Background: an optimization exercise with open tools, aiming at small area. Do not read the settings as production practice. The RTL was checked by simulation tests, not by an equivalence proof against the original design. The series may have gaps, and a smaller design here may also do less where the tests do not look. Power figures rest on the tool's default switching activity, not on a simulated workload.

==> design/flow/design.v <==
module DFF_pos (D, CLK, Q);
input [31:0]D;
input CLK;
output reg [31:0] Q;
always @(posedge CLK)
     Q <= D; 
endmodule 
module RF_32 (Ra,Rb,Add,CLK,D,RD_en,WR_en,Qa,Qb);
input [4:0] Ra, Rb, Add;
input [31:0]  D;
input RD_en,CLK,WR_en;
output [31:0]  Qa,Qb;
wire [31:0] q_reg [31:0];
reg [1023:0] d_reg;   
genvar i;
    generate
        for (i = 0; i < 32; i = i + 1) begin : Instantiation 
                DFF_pos dff_inst (
                .D(d_reg[32*i +: 32]),  
                .CLK(CLK),
                .Q(q_reg[i])
            );
        end
    endgenerate
always @(posedge CLK)
begin		  
		  if (WR_en == 1'b1)
		     d_reg[32*Add +: 32]<= D;
		  else 
		  begin
		  end
end 
    assign Qa = (RD_en == 1'b1) ? q_reg[Ra] : 32'b0;
    assign Qb = (RD_en == 1'b1) ? q_reg[Rb] : 32'b0;
endmodule 
==> design/flow/run.sh <==
#!/bin/bash
# synth_recipe.tcl (not shown) runs the flow's synth.tcl, then flattens the netlist and writes it again
# the make line also repeats each setting of config.mk as NAME=value (left out here)
make -C /OpenROAD-flow-scripts/flow DESIGN_CONFIG=/design/flow/config.mk WORK_HOME=/design/flow/orfs CLKGATE_MAP_FILE= SYNTH_SCRIPT=/design/flow/synth_recipe.tcl finish
==> design/flow/config.mk <==
export PLATFORM = sky130hd
export DESIGN_NAME = RF_32
export DESIGN_NICKNAME = RF_32
export VERILOG_FILES = /design/flow/design.v
export SDC_FILE = /design/flow/constraint.sdc
export NUM_CORES = 4
export LEC_CHECK = 0
export CAP_MARGIN = 20
export CORE_MARGIN = 2
export CORE_UTILIZATION = 45
export SLEW_MARGIN = 20
==> design/flow/constraint.sdc <==
create_clock -name core_clock -period 10.0 [get_ports {CLK}]
set_input_delay 2.0000 -clock core_clock [delete_from_list [all_inputs] [get_ports {CLK}]]
set_output_delay 2.0000 -clock core_clock [all_outputs]
set_load 0.01 [all_outputs]
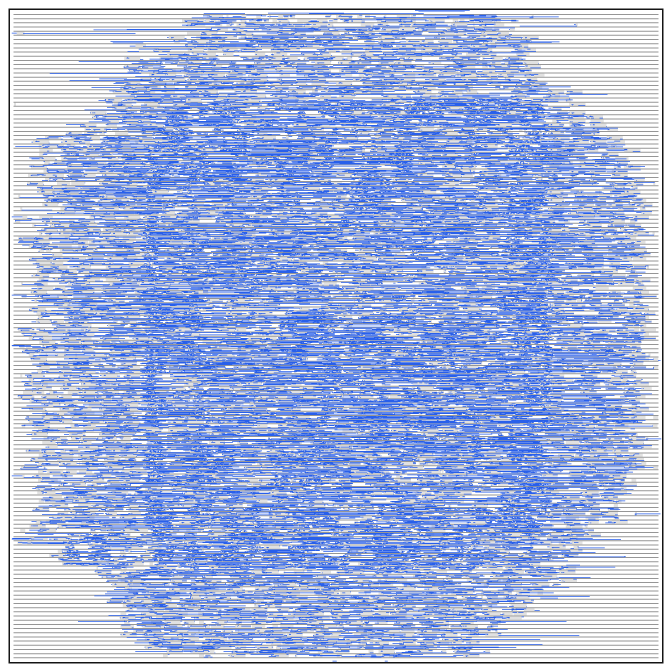
Run 1: metal 1
Supply wires on this layer in gray. Cells faint in the background.
main direction = horizontal
wire length on this layer = 130 mm
share of all routed wire = 37%
longest straight run = 111 um
routed wire length: 346600 um
grt met1 use: 49.55%
via count: 59350

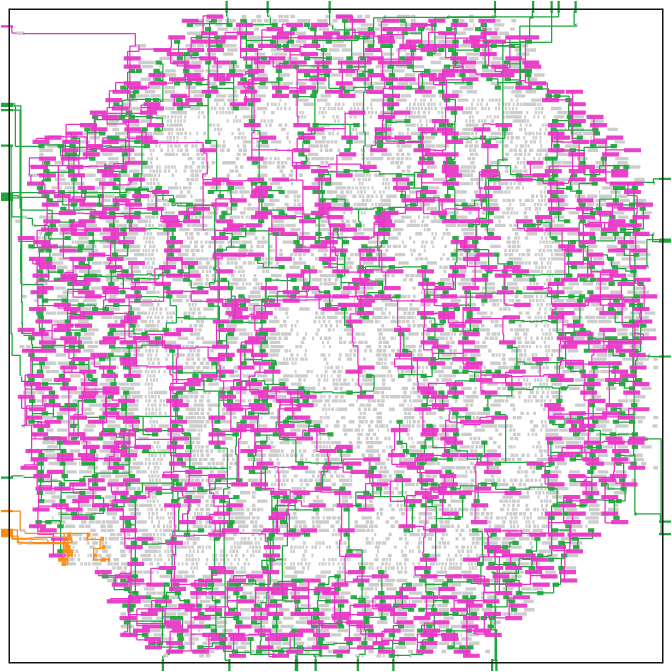
Run 1: wires at chosen ports, followed through buffers
orange -> `Add`  # bits 5, direction input, edge left, end cells 21, buffers 5, wire 347 um
green -> `D`  # bits 32, direction input, edge 9 left, 9 bottom, 8 top, 6 right, end cells 1024, buffers 38, wire 14200 um
magenta -> `WR_en`  # bits 1, direction input, edge left, end cells 1024, buffers 9, wire 13100 um

==> results_dict.tcl, run 1 <==
set metrics [dict create \
    cp_max_fo 128 \
    pre_cts_slack_ns 1.981 \
    status "finished clean" \
    first_pass_iters 10 \
    place_congestion 1.017 \
    seq_cells 2048 \
    grt_remaining_overflow 0 \
    tap_cells 2340 \
    die_w_um 424.5 \
    synth_xor_area_share_pct 0.01101 \
    final_cell_mix "dfxtp_1, edfxtp_1, mux2_2" \
    final_area_mm2 0.09069 \
    final_cells 8492 \
    grt_pass1_vias 54810 \
    die_h_um 424.5 \
    grt_use_total_pct 37.42 \
    ys_ff_latch 2048 \
    min_period_over_period_pct 82.44 \
    arrival_ns 6.24 \
    ys_seq_area_share_pct 64.41 \
    drive_gt1_share_pct 27.85 \
    async_flop_share_pct 0 \
    maxCapViolCount 0 \
    nClkBuffers 296 \
    final-nonclk-buf-share_pct 2.921 \
    multi_input_area_share_pct 29.32 \
    start_kind "input pin" \
    cts_buffers 207 \
    antenna_found_initial 32 \
    drv_slew 0 \
    whs_ns 0.3229 \
    area_delta_synth_final_pct 13.97 \
    hold_path.class "reg2reg" \
    swShare_pct 24.60 \
    p_leak_nw 32.22 \
    seqCellArea_mm2 0.05125 \
    grt_max_degree 165 \
    synth_edf_count 1024 \
    clockBufferDepth 3 \
    worstMarginPinSlew_ns 1.439 \
    synth_compound_area_share_pct 6.357 \
    comb_power_share_pct 6.9 \
    clock_cell_area_share_pct 7.941 \
    rsz0062_at_grt "no" \
    power.switching_w 0.004745 \
    clk_pin_slew_worst_paths_ns 0.07 \
    synthSimpleGateAreaFrac_pct 11.57 \
    synth.top_cell.area_share_pct 38.64 \
    synthCells 5971 \
    required_ns 8.00 \
    place_inst 8085 \
    finalPower_w 0.01929 \
    coreArea_mm2 0.1759 \
    ctsResizeCount 0 \
    fmax_mhz 121.3 \
    max_slew_margin_pct 4.089 \
    hold_buffers 0 \
    vias_per_cell 6.989 \
    antennaDiodeCount 11 \
    synth.cell_area_mm2 0.07957 \
    htree_levels 4 \
    multi_input_area_mm2 0.02659 \
    p_clk_share_pct 42.2 \
    finalWorstSetupSlack_ns 1.757 \
    synth_cell_types 70 \
    num_rows 154 \
    nets 6007 \
    synth_flop_cell "edfxtp_1" \
    sequentialPowerShare_pct 50.8 \
    start_util_pct 45.23 \
    cts_setup_buffers 0 \
    sh_seq_area_pct 56.51 \
    buffers 312 \
    ir_drop_v 0.0001775 \
    dpl_cell_area_mm2 0.08354 \
    fin_setup_tns_ns 0 \
    p_int_w 0.01454 \
    inv_count 11 \
    synthTopCellsByArea "edfxtp_1, dfxtp_1, mux2_2" \
    cts_tree "done" \
    fill_cells 14810 \
    yosys_warnings 2 \
    grt_pass1_wl_um 465000 \
    fin_util_pct 51.55 \
    clock_latency_ns 0.90 \
    cts.sinks 2048 \
    synth_common_cells "dfxtp_1, edfxtp_1, mux2_2" \
    io_pins 114 \
    avgSynthCellArea_um2 13.33 \
    drc 0 \
    path_class "in2out" \
    min_period_ns 8.244 \
    drt_iter0_drc 12570 \
    portBuffers 113 \
    syn-num-nets 6023 \
    synthAdderAreaFrac_pct 0.03145 \
    clock_skew_ns 0.05582 \
    synth_top_family_by_area "multiplexers" \
    clock-root-buffer "clkbuf_16" \
    place_hpwl_um 213100 \
    comb.multi_input.count 3375 \
    setup_viol 0 \
    dominant-cell-class "flip-flops and latches" \
    synthMuxAreaShare_pct 14.68 \
    yosysTopAreaCell "edfxtp_1" \
    critPathCaptureType "primary output" \
    die-area_mm2 0.1802 \
    final-hold-violation-count 0 \
    cellPowerDensity_mw_per_mm2 212.7 \
    ant_nets 0 \
]
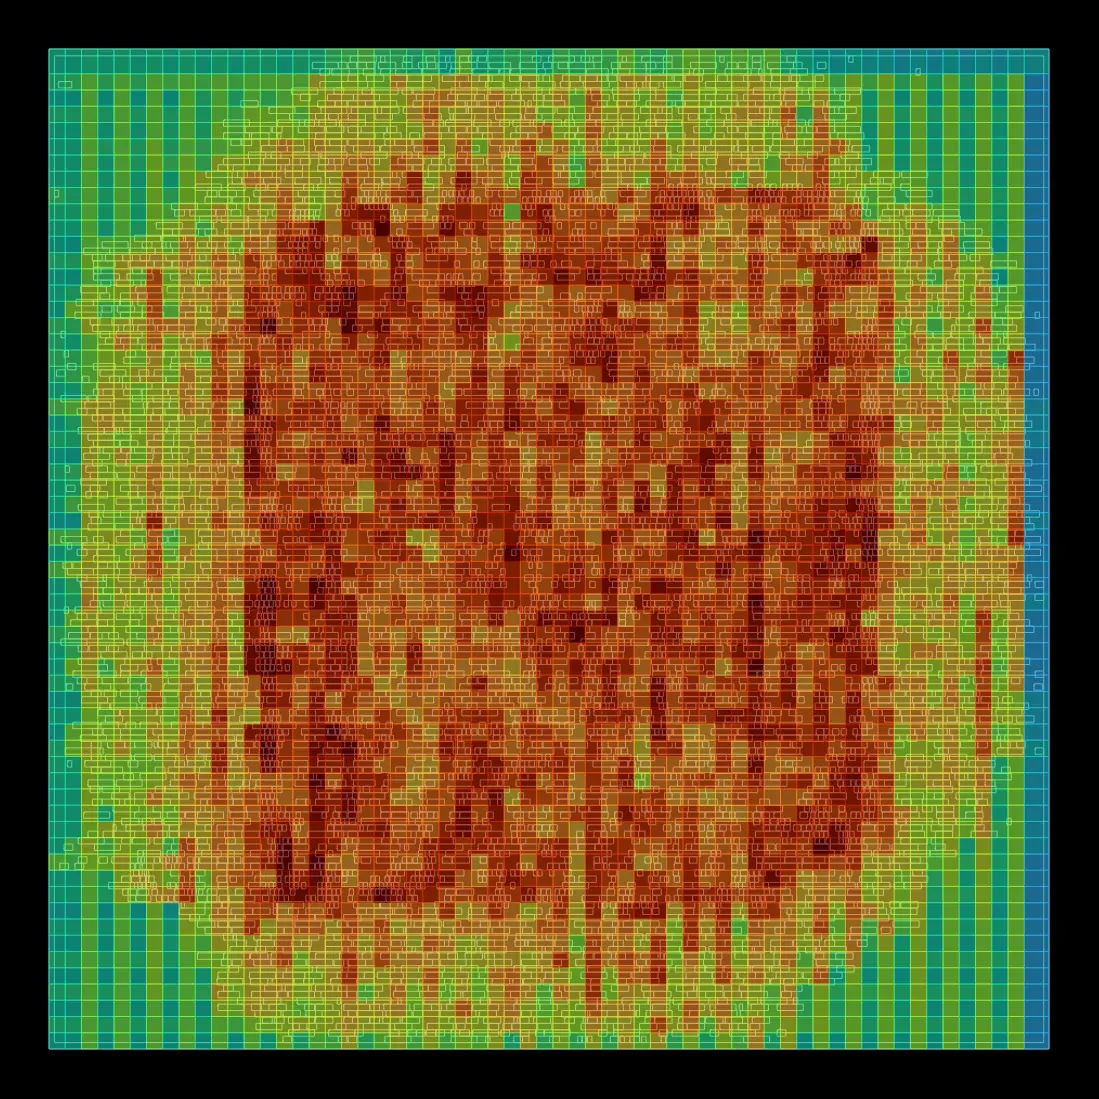
Run 1: track usage over the die
grt peak-use layer: met2
GR Util met3: 13.21%
Wirelength per Cell: 40.82 um

## run 1: per-layer routing
layer  GRT usage, %  wire length (um)
met5              0               211
met4          22.99             26700
met3          13.21             49660
met2          52.23            140100
met1          49.55            130000
## run 1: critical path, cell delays in order
cell	delay, ns
buf_2	0.38
buf_4	0.29
nor2b_4	0.20
buf_12	0.36
and2_1	0.29
buf_4	0.36
a22oi_1	0.15
and4_1	0.22
a31oi_1	0.66
clkdlybuf4s50_1	0.67
## run 1: worst paths after layout
check | from | slack, ns | depth (start not counted) | end
max | Rb[3] | 1.76 | 10 | Qb[21]
min | d_reg[62] | 0.32 | 0 | Instantiation[1].dff_inst.Q[30]
max reg2reg | d_reg[986] | 9.06 | 1 | d_reg[986]
min reg2reg | d_reg[62] | 0.32 | 0 | Instantiation[1].dff_inst.Q[30]
## run 1: power by group through the flow
stage	registers [W]	clock network (W)	logic, W
2_1_floorplan	0.00975	0	0.000678
3_3_place_gp	0.00996	0	0.00127
6_report	0.00981	0.00814	0.00134
4_1_cts	0.00979	0.00816	0.00129
3_5_place_dp	0.00996	0	0.00128
5_1_grt	0.00984	0.00851	0.00135
Run 1, metal layers overlaid:
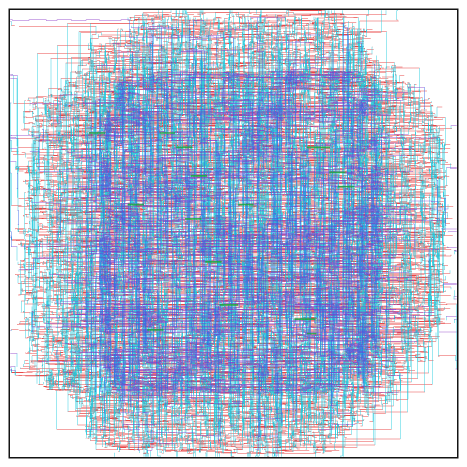

--- run 2 (diff from run 1) ---
==> design/flow/design.v (replaced) <==
module DFF_pos (D, CLK, Q);
input [31:0]D;
input CLK;
output reg [31:0] Q;
always @(posedge CLK)
     Q <= D; 
endmodule 
module RF_32 (Ra,Rb,Add,CLK,D,RD_en,WR_en,Qa,Qb);
input [4:0] Ra, Rb, Add;
input [31:0]  D;
input RD_en,CLK,WR_en;
output [31:0]  Qa,Qb;
reg  [31:0] w_d;
reg  [4:0]  w_add;
reg         w_en;
always @(posedge CLK)
begin
    w_d   <= D;
    w_add <= Add;
    w_en  <= WR_en;
end
reg [1023:0] q_reg;
wire [31:0] w_sel = w_en ? (32'b1 << w_add) : 32'b0;
genvar i, b;
generate
    for (i = 0; i < 32; i = i + 1) begin : regs
        always @(posedge CLK)
            if (w_sel[i])
                q_reg[32*i +: 32] <= w_d;
    end
endgenerate
wire [31:0] sel_a = RD_en ? (32'b1 << Ra) : 32'b0;
wire [31:0] sel_b = RD_en ? (32'b1 << Rb) : 32'b0;
generate
    for (b = 0; b < 32; b = b + 1) begin : rd
        wire [31:0] col;
        for (i = 0; i < 32; i = i + 1) begin : c
            assign col[i] = q_reg[32*i + b];
        end
        RD_bit rda (.sel(sel_a), .col(col), .q(Qa[b]));
        RD_bit rdb (.sel(sel_b), .col(col), .q(Qb[b]));
    end
endgenerate
endmodule
module RD_bit (sel, col, q);
input [31:0] sel, col;
output q;
wire [10:0] g_n;
genvar k;
generate
    for (k = 0; k < 10; k = k + 1) begin : g
        AOI3 aoi (.s(sel[3*k +: 3]), .d(col[3*k +: 3]), .y(g_n[k]));
    end
endgenerate
assign g_n[10] = ~((sel[30] & col[30]) | (sel[31] & col[31]));
assign q = ~&g_n;
endmodule
module AOI3 (s, d, y);
input [2:0] s, d;
output y;
assign y = ~((s[0] & d[0]) | (s[1] & d[1]) | (s[2] & d[2]));
endmodule
--- a/design/flow/config.mk
+++ b/design/flow/config.mk
@@ -9,3 +9,4 @@
 export CORE_MARGIN = 2
 export CORE_UTILIZATION = 45
 export SLEW_MARGIN = 20
+export SYNTH_HIERARCHICAL = 1
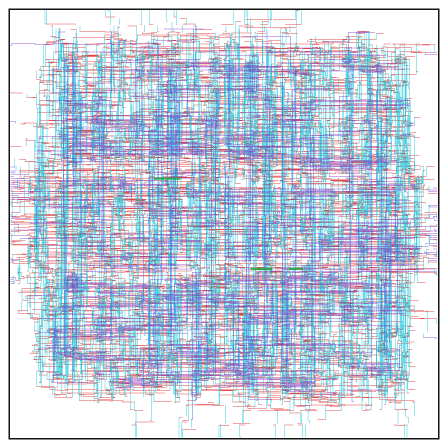
Run 2: metal layers overlaid
blue -> M4  # wire length 8420 um
cyan -> M2  # wire length 65.3 mm
red -> M1  # wire length 50.9 mm
purple -> M3  # wire length 21.3 mm
green -> M5  # wire length 39.6 um

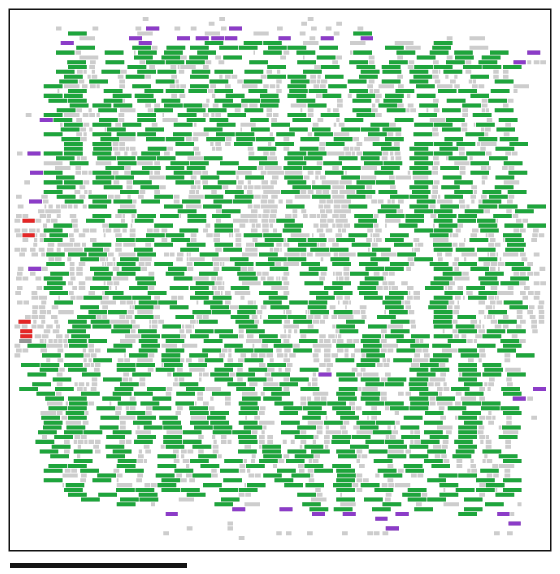
Run 2: sequential cells colored by netlist name
Scale bar: 100 um. Other sequential cells in the stronger gray, the rest of the logic in the fainter gray.
purple -> `w_d`  # placed flops 32, where widely spread
red -> `w_add`  # placed flops 5, where left middle
green -> `q_reg`  # placed flops 1024, where widely spread
Core Util, Final: 54.09%
Seq area share: 64.69%

==> results_dict.tcl, run 2 <==
set metrics [dict create \
    grt_remaining_overflow 0 \
    synthTopCellsByArea "edfxtp_1, a222oi_1, nand4_1" \
    slowest_delay_ns 0.95 \
    cp_max_fo 22 \
    clock-root-buffer "clkbuf_16" \
    synth_cell_types 15 \
    required_ns 8.00 \
    cts_buffers 109 \
    num_rows 110 \
    avgSynthCellArea_um2 18.92 \
    status "finished clean" \
    met2_wirelength_um 65280 \
    hold_path.class "reg2reg" \
    crit_path_frequent_cell "clkdlybuf4s50_1" \
    pre_cts_slack_ns 2.122 \
    arrival_ns 6.01 \
    place_inst 3522 \
    area_delta_synth_final_pct 19.08 \
    worstMarginPinSlew_ns 1.239 \
    place_congestion 0.9268 \
    wl_met3_um 21350 \
    final-hold-violation-count 0 \
    p_leak_nw 14.98 \
    synth.cell_area_mm2 0.04095 \
    min_period_over_period_pct 80.11 \
    synth_xor_area_share_pct 0 \
    synthAdderAreaFrac_pct 0 \
    async_flop_share_pct 0 \
    max_slew_margin_pct 17.20 \
    fin_setup_tns_ns 0 \
    ys_seq_area_share_pct 76.96 \
    die_w_um 305.6 \
    clk_pin_slew_worst_paths_ns 0.06 \
    ant_nets 0 \
    cts_tree "done" \
    final_common_cell "edfxtp_1" \
    synth_edf_count 1024 \
    busiest_layer "met2" \
    cts.sinks 1062 \
    whs_ns 0.7425 \
    ir_drop_v 0.0001607 \
    wl_met1_um 50880 \
    ys_ff_latch 1062 \
    start_kind "input pin" \
    coreArea_mm2 0.09015 \
    critPathTopFamily "simple AND/OR/NAND/NOR gates" \
    synthMuxAreaShare_pct 0 \
    final_cells 3734 \
    yosys_warnings 7 \
    vias 29010 \
    drive_gt1_share_pct 16.89 \
    yosysMostFrequentCell "edfxtp_1" \
    vias_per_cell 7.768 \
    cellPowerDensity_mw_per_mm2 192.9 \
    io_pins 114 \
    drc 0 \
    clock_latency_ns 0.67 \
    antenna_found_initial 3 \
    rsz0062_at_grt "no" \
    fmax_mhz 124.8 \
    cts_setup_buffers 0 \
    wl_um 146000 \
    maxCapViolCount 0 \
    die-area_mm2 0.09342 \
    synth_common_cells "edfxtp_1, a222oi_1, nand4_1" \
    min_period_ns 8.011 \
    drt_iter0_drc 8145 \
    nets 2516 \
    drv_slew 0 \
    grt_max_degree 33 \
    ctsResizeCount 0 \
    place_hpwl_um 83670 \
    grt_pass1_vias 27980 \
    synthSimpleGateAreaFrac_pct 5.934 \
    final_cell_mix "edfxtp_1, a222oi_1, nand4_1" \
    synth_top_family_by_area "compound AO/OA/AOI/OAI gates" \
    syn-num-nets 2214 \
    synth_flop_cell "edfxtp_1" \
    path_class "in2out" \
    critPathCaptureType "primary output" \
    dpl_cell_area_mm2 0.04503 \
    final_area_mm2 0.04876 \
    synth_compound_area_share_pct 17.01 \
    synth.top_cell.area_share_pct 75.10 \
    min_from "w_d[21]" \
    synthCells 2164 \
    start_util_pct 45.42 \
    largest_reg_flops 1024 \
    crit_start "RD_en" \
    die_h_um 305.6 \
    crit_path_top_delay_cell "nor2_4" \
    top_layer_used "met5" \
    grt_pass1_wl_um 203500 \
    hold_buffers 0 \
    crit_chain "clkdlybuf4s50_1 > nand4b_1 > nor2_4 > buf_4 > a222oi_1 > nand4_1 > or4_4 > clkdlybuf4s50_1" \
    first_pass_iters 11 \
    setup_viol 0 \
    crit_buf_inv 3 \
    yosysTopAreaCell "edfxtp_1" \
    clockBufferDepth 3 \
    r2r-start "w_en" \
    clock_skew_ns 0.02718 \
    finalPower_w 0.009407 \
    portBuffers 113 \
    htree_levels 3 \
    finalWorstSetupSlack_ns 1.989 \
]
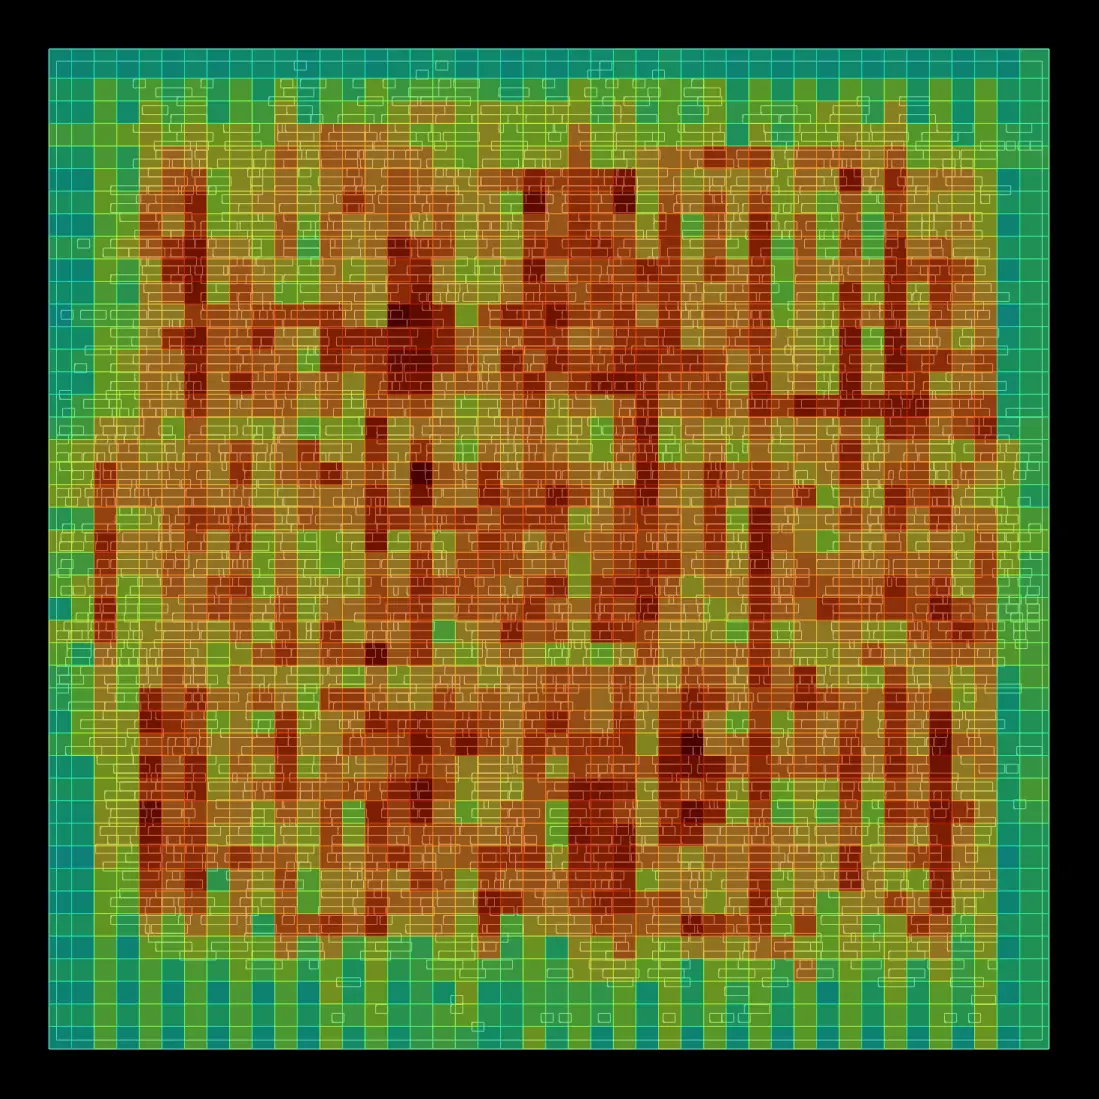
Run 2: track usage over the die
grt met1 use: 41.28%
GR Util met3: 6.607%
Wirelength per Cell: 39.09 um
GRT Total Usage: 30.33%
GR Util met2: 45.90%

==> run 2: cell types whose count changed after synthesis, sizes merged, moves of 203 or more <==
| cell | delta |
|---|---|
| buf | -252 |
| a22oi | -307 |
| dfxtp | -986 |
| clkbuf | -275 |
| and3 | -203 |
| mux2 | -1029 |
| nand3 | -871 |
| a222oi | +617 |
==> run 2: final timing paths <==
path                endpoint  slack (ns)  cells after the start
setup / recovery      Qb[29]        1.99                      8
hold / removal    q_reg[245]        0.74                      0
setup reg to reg   q_reg[96]        7.60                      3
hold reg to reg   q_reg[245]        0.74                      0
==> run 2: layout make-up <==
class                      instances  area (um^2)
clock buffer                     143         2968
sequential                      1062        31540
fill                            6978        41390
tap                             1176         1471
timing repair buffer             201         2180
multi-input combinational       1092        10090
clock inverter                    59        504.2
antenna                            1        2.502
==> run 2: power by group <==
group / leakage, nW / switching, W / total (W) / internal, W
Sequential: 9.55 / 0.0000847 / 0.00502 / 0.00494
Combinational: 3.73 / 0.000236 / 0.000401 / 0.000165
Clock: 1.71 / 0.00168 / 0.00398 / 0.00231
==> run 2: per-module statistics from Yosys (local to each module, per instance) <==
module / copies in the design / cells inside
AOI3: 640 / 1
RD_bit: 64 / 5
RF_32: 1 / 1204
Run 2, wires at chosen ports, followed through buffers:
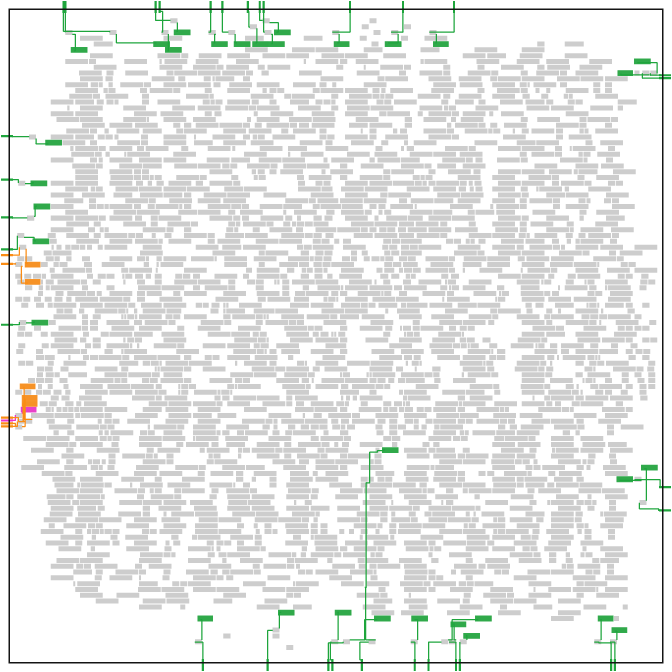

--- run 3 (diff from run 2) ---
--- a/design/flow/design.v
+++ b/design/flow/design.v
@@ -45,18 +45,31 @@
 module RD_bit (sel, col, q);
 input [31:0] sel, col;
 output q;
-wire [10:0] g_n;
+wire [9:0]  g_n;
+wire [2:0]  p;
 genvar k;
 generate
     for (k = 0; k < 10; k = k + 1) begin : g
         AOI3 aoi (.s(sel[3*k +: 3]), .d(col[3*k +: 3]), .y(g_n[k]));
     end
 endgenerate
-assign g_n[10] = ~((sel[30] & col[30]) | (sel[31] & col[31]));
-assign q = ~&g_n;
+NAND4 n0 (.a(g_n[3:0]), .y(p[0]));
+NAND4 n1 (.a(g_n[7:4]), .y(p[1]));
+TAIL n2 (.g(g_n[9:8]), .s(sel[31:30]), .d(col[31:30]), .y(p[2]));
+assign q = |p;
 endmodule
 module AOI3 (s, d, y);
 input [2:0] s, d;
 output y;
 assign y = ~((s[0] & d[0]) | (s[1] & d[1]) | (s[2] & d[2]));
 endmodule
+module TAIL (g, s, d, y);
+input [1:0] g, s, d;
+output y;
+assign y = ~(g[0] & g[1] & ~((s[0] & d[0]) | (s[1] & d[1])));
+endmodule
+module NAND4 (a, y);
+input [3:0] a;
+output y;
+assign y = ~&a;
+endmodule
==> design/flow/flow/run.sh (new file) <==
#!/bin/bash
# Standard ORFS layout (standard.sh, unchanged synthesis), with two changes:
# the port buffers use the smallest buffer cell, and clock tree synthesis uses
# clkbuf_4 cluster buffers without dummy balancing loads.
set -euo pipefail
bash standard.sh \
  "BUFFER_PORTS_ARGS=-buffer_cell sky130_fd_sc_hd__buf_1" \
  "CTS_ARGS=-sink_clustering_enable -repair_clock_nets -dont_use_dummy_load -buf_list sky130_fd_sc_hd__clkbuf_4 -sink_clustering_size 8 -sink_clustering_max_diameter 40" \
  finish > standard_make.log 2>&1
==> design/flow/standard.sh (new file) <==
#!/bin/bash
# synth_recipe.tcl (not shown) runs the flow's synth.tcl, then flattens the netlist and writes it again
# the make line also repeats each setting of config.mk as NAME=value (left out here)
make -C /OpenROAD-flow-scripts/flow DESIGN_CONFIG=/design/flow/config.mk WORK_HOME=/design/flow/orfs CLKGATE_MAP_FILE= SYNTH_SCRIPT=/design/flow/synth_recipe.tcl "${@:-finish}"
--- a/design/flow/config.mk
+++ b/design/flow/config.mk
@@ -7,6 +7,6 @@
 export LEC_CHECK = 0
 export CAP_MARGIN = 20
 export CORE_MARGIN = 2
-export CORE_UTILIZATION = 45
+export CORE_UTILIZATION = 70
 export SLEW_MARGIN = 20
 export SYNTH_HIERARCHICAL = 1
removed: design/flow/run.sh
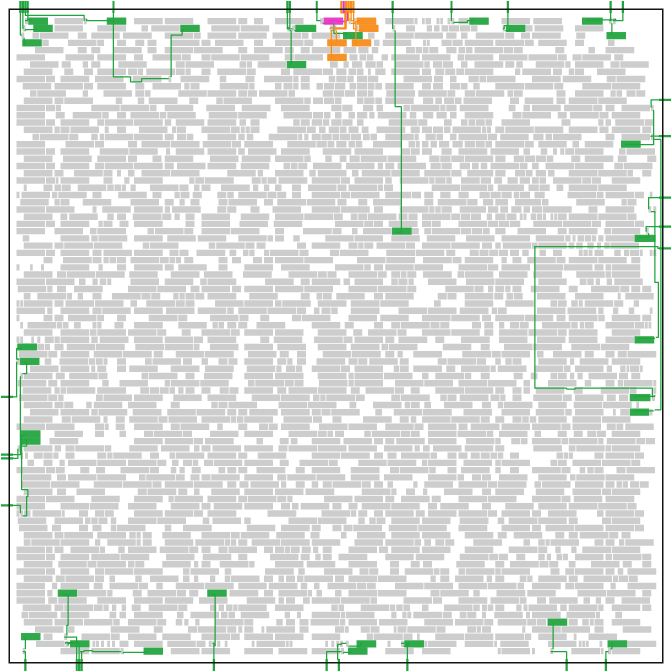
Run 3: wires at chosen ports, followed through buffers
IO Pins: 114
IO buf count: 113

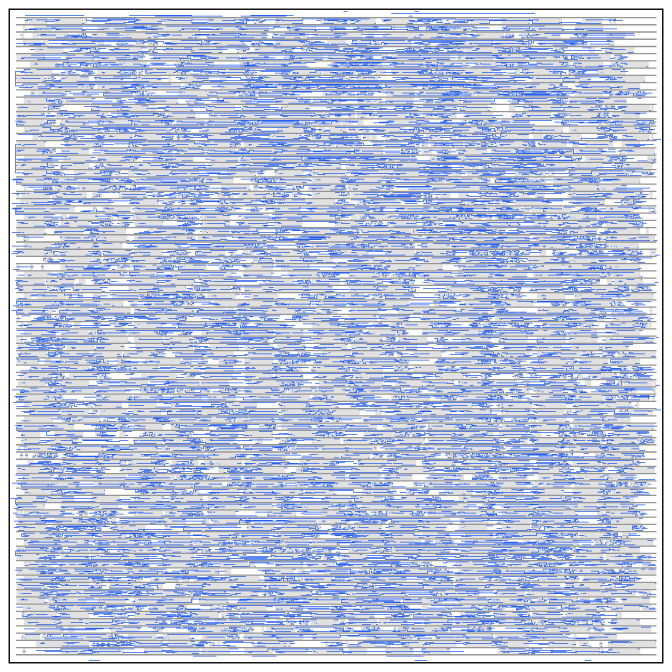
Run 3: metal 1
Supply wires on this layer in gray. Cells faint in the background.
routed wire length: 146400 um
via count: 30570

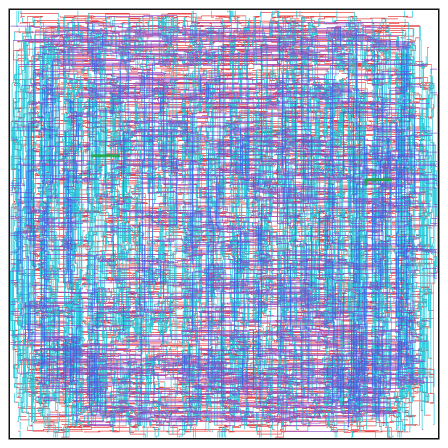
Run 3: metal layers overlaid
blue -> M4  # wire length 11000 um
cyan -> M2  # wire length 64.0 mm
green -> M5  # wire length 31.2 um
red -> M1  # wire length 42.1 mm
purple -> M3  # wire length 29.4 mm

==> results_dict.tcl, run 3 <==
set metrics [dict create \
    status "finished clean" \
    async_flop_share_pct 0 \
    antenna_found_initial 6 \
    place_congestion 0.9369 \
    yosysMostFrequentCell "edfxtp_1" \
    grt_remaining_overflow 0 \
    coreArea_mm2 0.05759 \
    slowest_delay_ns 0.79 \
    hold-path-endpoint "q_reg[897]" \
    drv_slew 0 \
    seqCellArea_mm2 0.03152 \
    synthSimpleGateAreaFrac_pct 5.390 \
    p_int_w 0.005727 \
    ys_ff_latch 1062 \
    synthAdderAreaFrac_pct 0 \
    ctsResizeCount 0 \
    synthMuxAreaShare_pct 0 \
    multi_input_area_mm2 0.009797 \
    yosysTopAreaCell "edfxtp_1" \
    final_common_cell "edfxtp_1" \
    cellPowerDensity_mw_per_mm2 165.3 \
    clock_latency_ns 1.07 \
    synthTopCellsByArea "edfxtp_1, a222oi_1, nand4_1" \
    critPathCaptureType "primary output" \
    r2r-start "w_add[0]" \
    cts_setup_buffers 0 \
    die-area_mm2 0.05998 \
    die_h_um 244.9 \
    ir_drop_v 0.0001663 \
    path_class "in2out" \
    required_ns 8.00 \
    critPathTopFamily "simple AND/OR/NAND/NOR gates" \
    min_period_ns 7.404 \
    final_area_mm2 0.04467 \
    rrSetupSlack_ns 7.41 \
    clock_skew_ns 0.09691 \
    wire_per_inst_um 44.67 \
    synth_flop_cell "edfxtp_1" \
    cts_buffers 155 \
    htree_levels 4 \
    syn-num-nets 2214 \
    sequentialPowerShare_pct 67.9 \
    min_period_over_period_pct 74.04 \
    area_delta_synth_final_pct 9.951 \
    r2r_cells 3 \
    comb_power_share_pct 4.0 \
    fin_setup_tns_ns 0 \
    grt_pass1_wl_um 204000 \
    min_from "w_d[1]" \
    fill_cells 3213 \
    cts.sinks 1062 \
    worstMarginPinSlew_ns 1.278 \
    synth_top_family_by_area "compound AO/OA/AOI/OAI gates" \
    start_util_pct 70.55 \
    die_w_um 244.9 \
    synth.top_cell.area_share_pct 75.69 \
    holdPathStages 0 \
    cp_num_cells 8 \
    final_cell_mix "edfxtp_1, a222oi_1, clkbuf_4" \
    synth_compound_area_share_pct 16.95 \
    num_rows 88 \
    crit_start "RD_en" \
    clock-root-buffer "clkbuf_4" \
    synth_xor_area_share_pct 0 \
    p_leak_nw 13.38 \
    synth_cell_types 16 \
    swShare_pct 22.45 \
    dpl_cell_area_mm2 0.04335 \
    drive_gt1_share_pct 13.70 \
    avgSynthCellArea_um2 18.77 \
    drc 0 \
    powerClk_w 0.00207 \
    pg_seq_w 0.00502 \
    rsz0062_at_grt "no" \
    grt_max_degree 33 \
    synth_common_cells "edfxtp_1, a222oi_1, nand4_1" \
    hold_path.class "reg2reg" \
    start_kind "input pin" \
    setup_viol 0 \
    synth_edf_count 1024 \
    p_clk_share_pct 28.0 \
    first_pass_iters 20 \
    arrival_ns 5.40 \
    largest_reg_flops 1024 \
    r2r_end "q_reg[868]" \
    crit_path_top_delay_cell "nor2_4" \
    crit_chain "buf_1 > nand4bb_1 > nor2_4 > buf_4 > a222oi_1 > nand4_1 > or3_1 > buf_1" \
    max_slew_margin_pct 14.62 \
    crit_path_end "Qb[23]" \
    maxCapViolCount 0 \
    synth.cell_area_mm2 0.04063 \
    power.switching_w 0.001658 \
    clk_pin_slew_worst_paths_ns 0.09 \
    crit_path_frequent_cell "buf_1" \
    grt_pass1_vias 30050 \
    nets 2556 \
    p_comb_w 0.000297 \
    crit_buf_inv 3 \
    cts_tree "done" \
    grt_use_total_pct 48.90 \
    drt_iter0_drc 9419 \
    ys_seq_area_share_pct 77.56 \
    cp_max_fo 18 \
    clockBufferDepth 3 \
]
-- run 3: changes by cell type after synthesis, sizes merged --
cell	change
a22o	-64
a22oi	+64
nand2	-64
nand3	+64
or3	+64
or4	-64
-- run 3: area by class of cell --
type | instances | area share [%]
timing repair buffer | 195 | 2.714
multi-input combinational | 1092 | 21.93
clock buffer | 155 | 2.605
antenna | 9 | 0.05042
sequential | 1062 | 70.55
tap | 765 | 2.143
-- run 3: layer usage --
metal / vias up / wire length [um] / GRT usage, %
met4: 4 / 10960 / 32.57
met1: 14460 / 42100 / 59.86
li1: 11430 / - / -
met3: 813 / 29380 / 22.13
met2: 3866 / 63950 / 70.52
met5: - / 31 / 0.2451
-- run 3: metrics by stage --
stage	hold WS (ns)	instances	setup WS (ns)	utilization, %	power [W]
finish	0.7451	3278	2.596	77.57	0.007385
global route	0.7660	3272	2.571	77.54	0.007551
CTS	0.8963	3264	2.978	77.29	0.007346
detailed placement	0.9025	3109	3.005	75.27	0.005390
global placement	0.8549	3105	3.070	75.08	0.005375
floorplan	0.7197	2164	3.909	-	0.005211

-- re-timing with driven ports --
How much do the figures lean on ideal ports? The routed layouts below were timed once more, with nothing changed but the port constraints.
Step 1 sets driving cells, clkbuf_16 on the clock port and buf_2 on the other inputs (assumed; they add their load-dependent delay and slew).
Step 2 also shifts input and output timing later by t, the mid clock arrival at the registers, as if the neighbouring blocks saw the same clock.
Three values: no drivers, after step 1, after step 2; two values: the first two.
| run | t, ns | setup WS [ns] | worst slew at a driven data input, ns |
|---|---|---|---|
| run 1 | 0.972 | 1.756 / 1.630 / 1.630 | 0.12 |
| run 2 | 0.729 | 1.989 / 1.846 / 1.846 | 0.15 |
| run 3 | 1.074 | 2.596 / 2.572 / 2.572 | 0.16 |
After both steps every run listed still meets setup and hold. For run 2, which loses most, drivers alone change the setup slack by -0.143 ns; drivers and shift together by -0.143 ns.
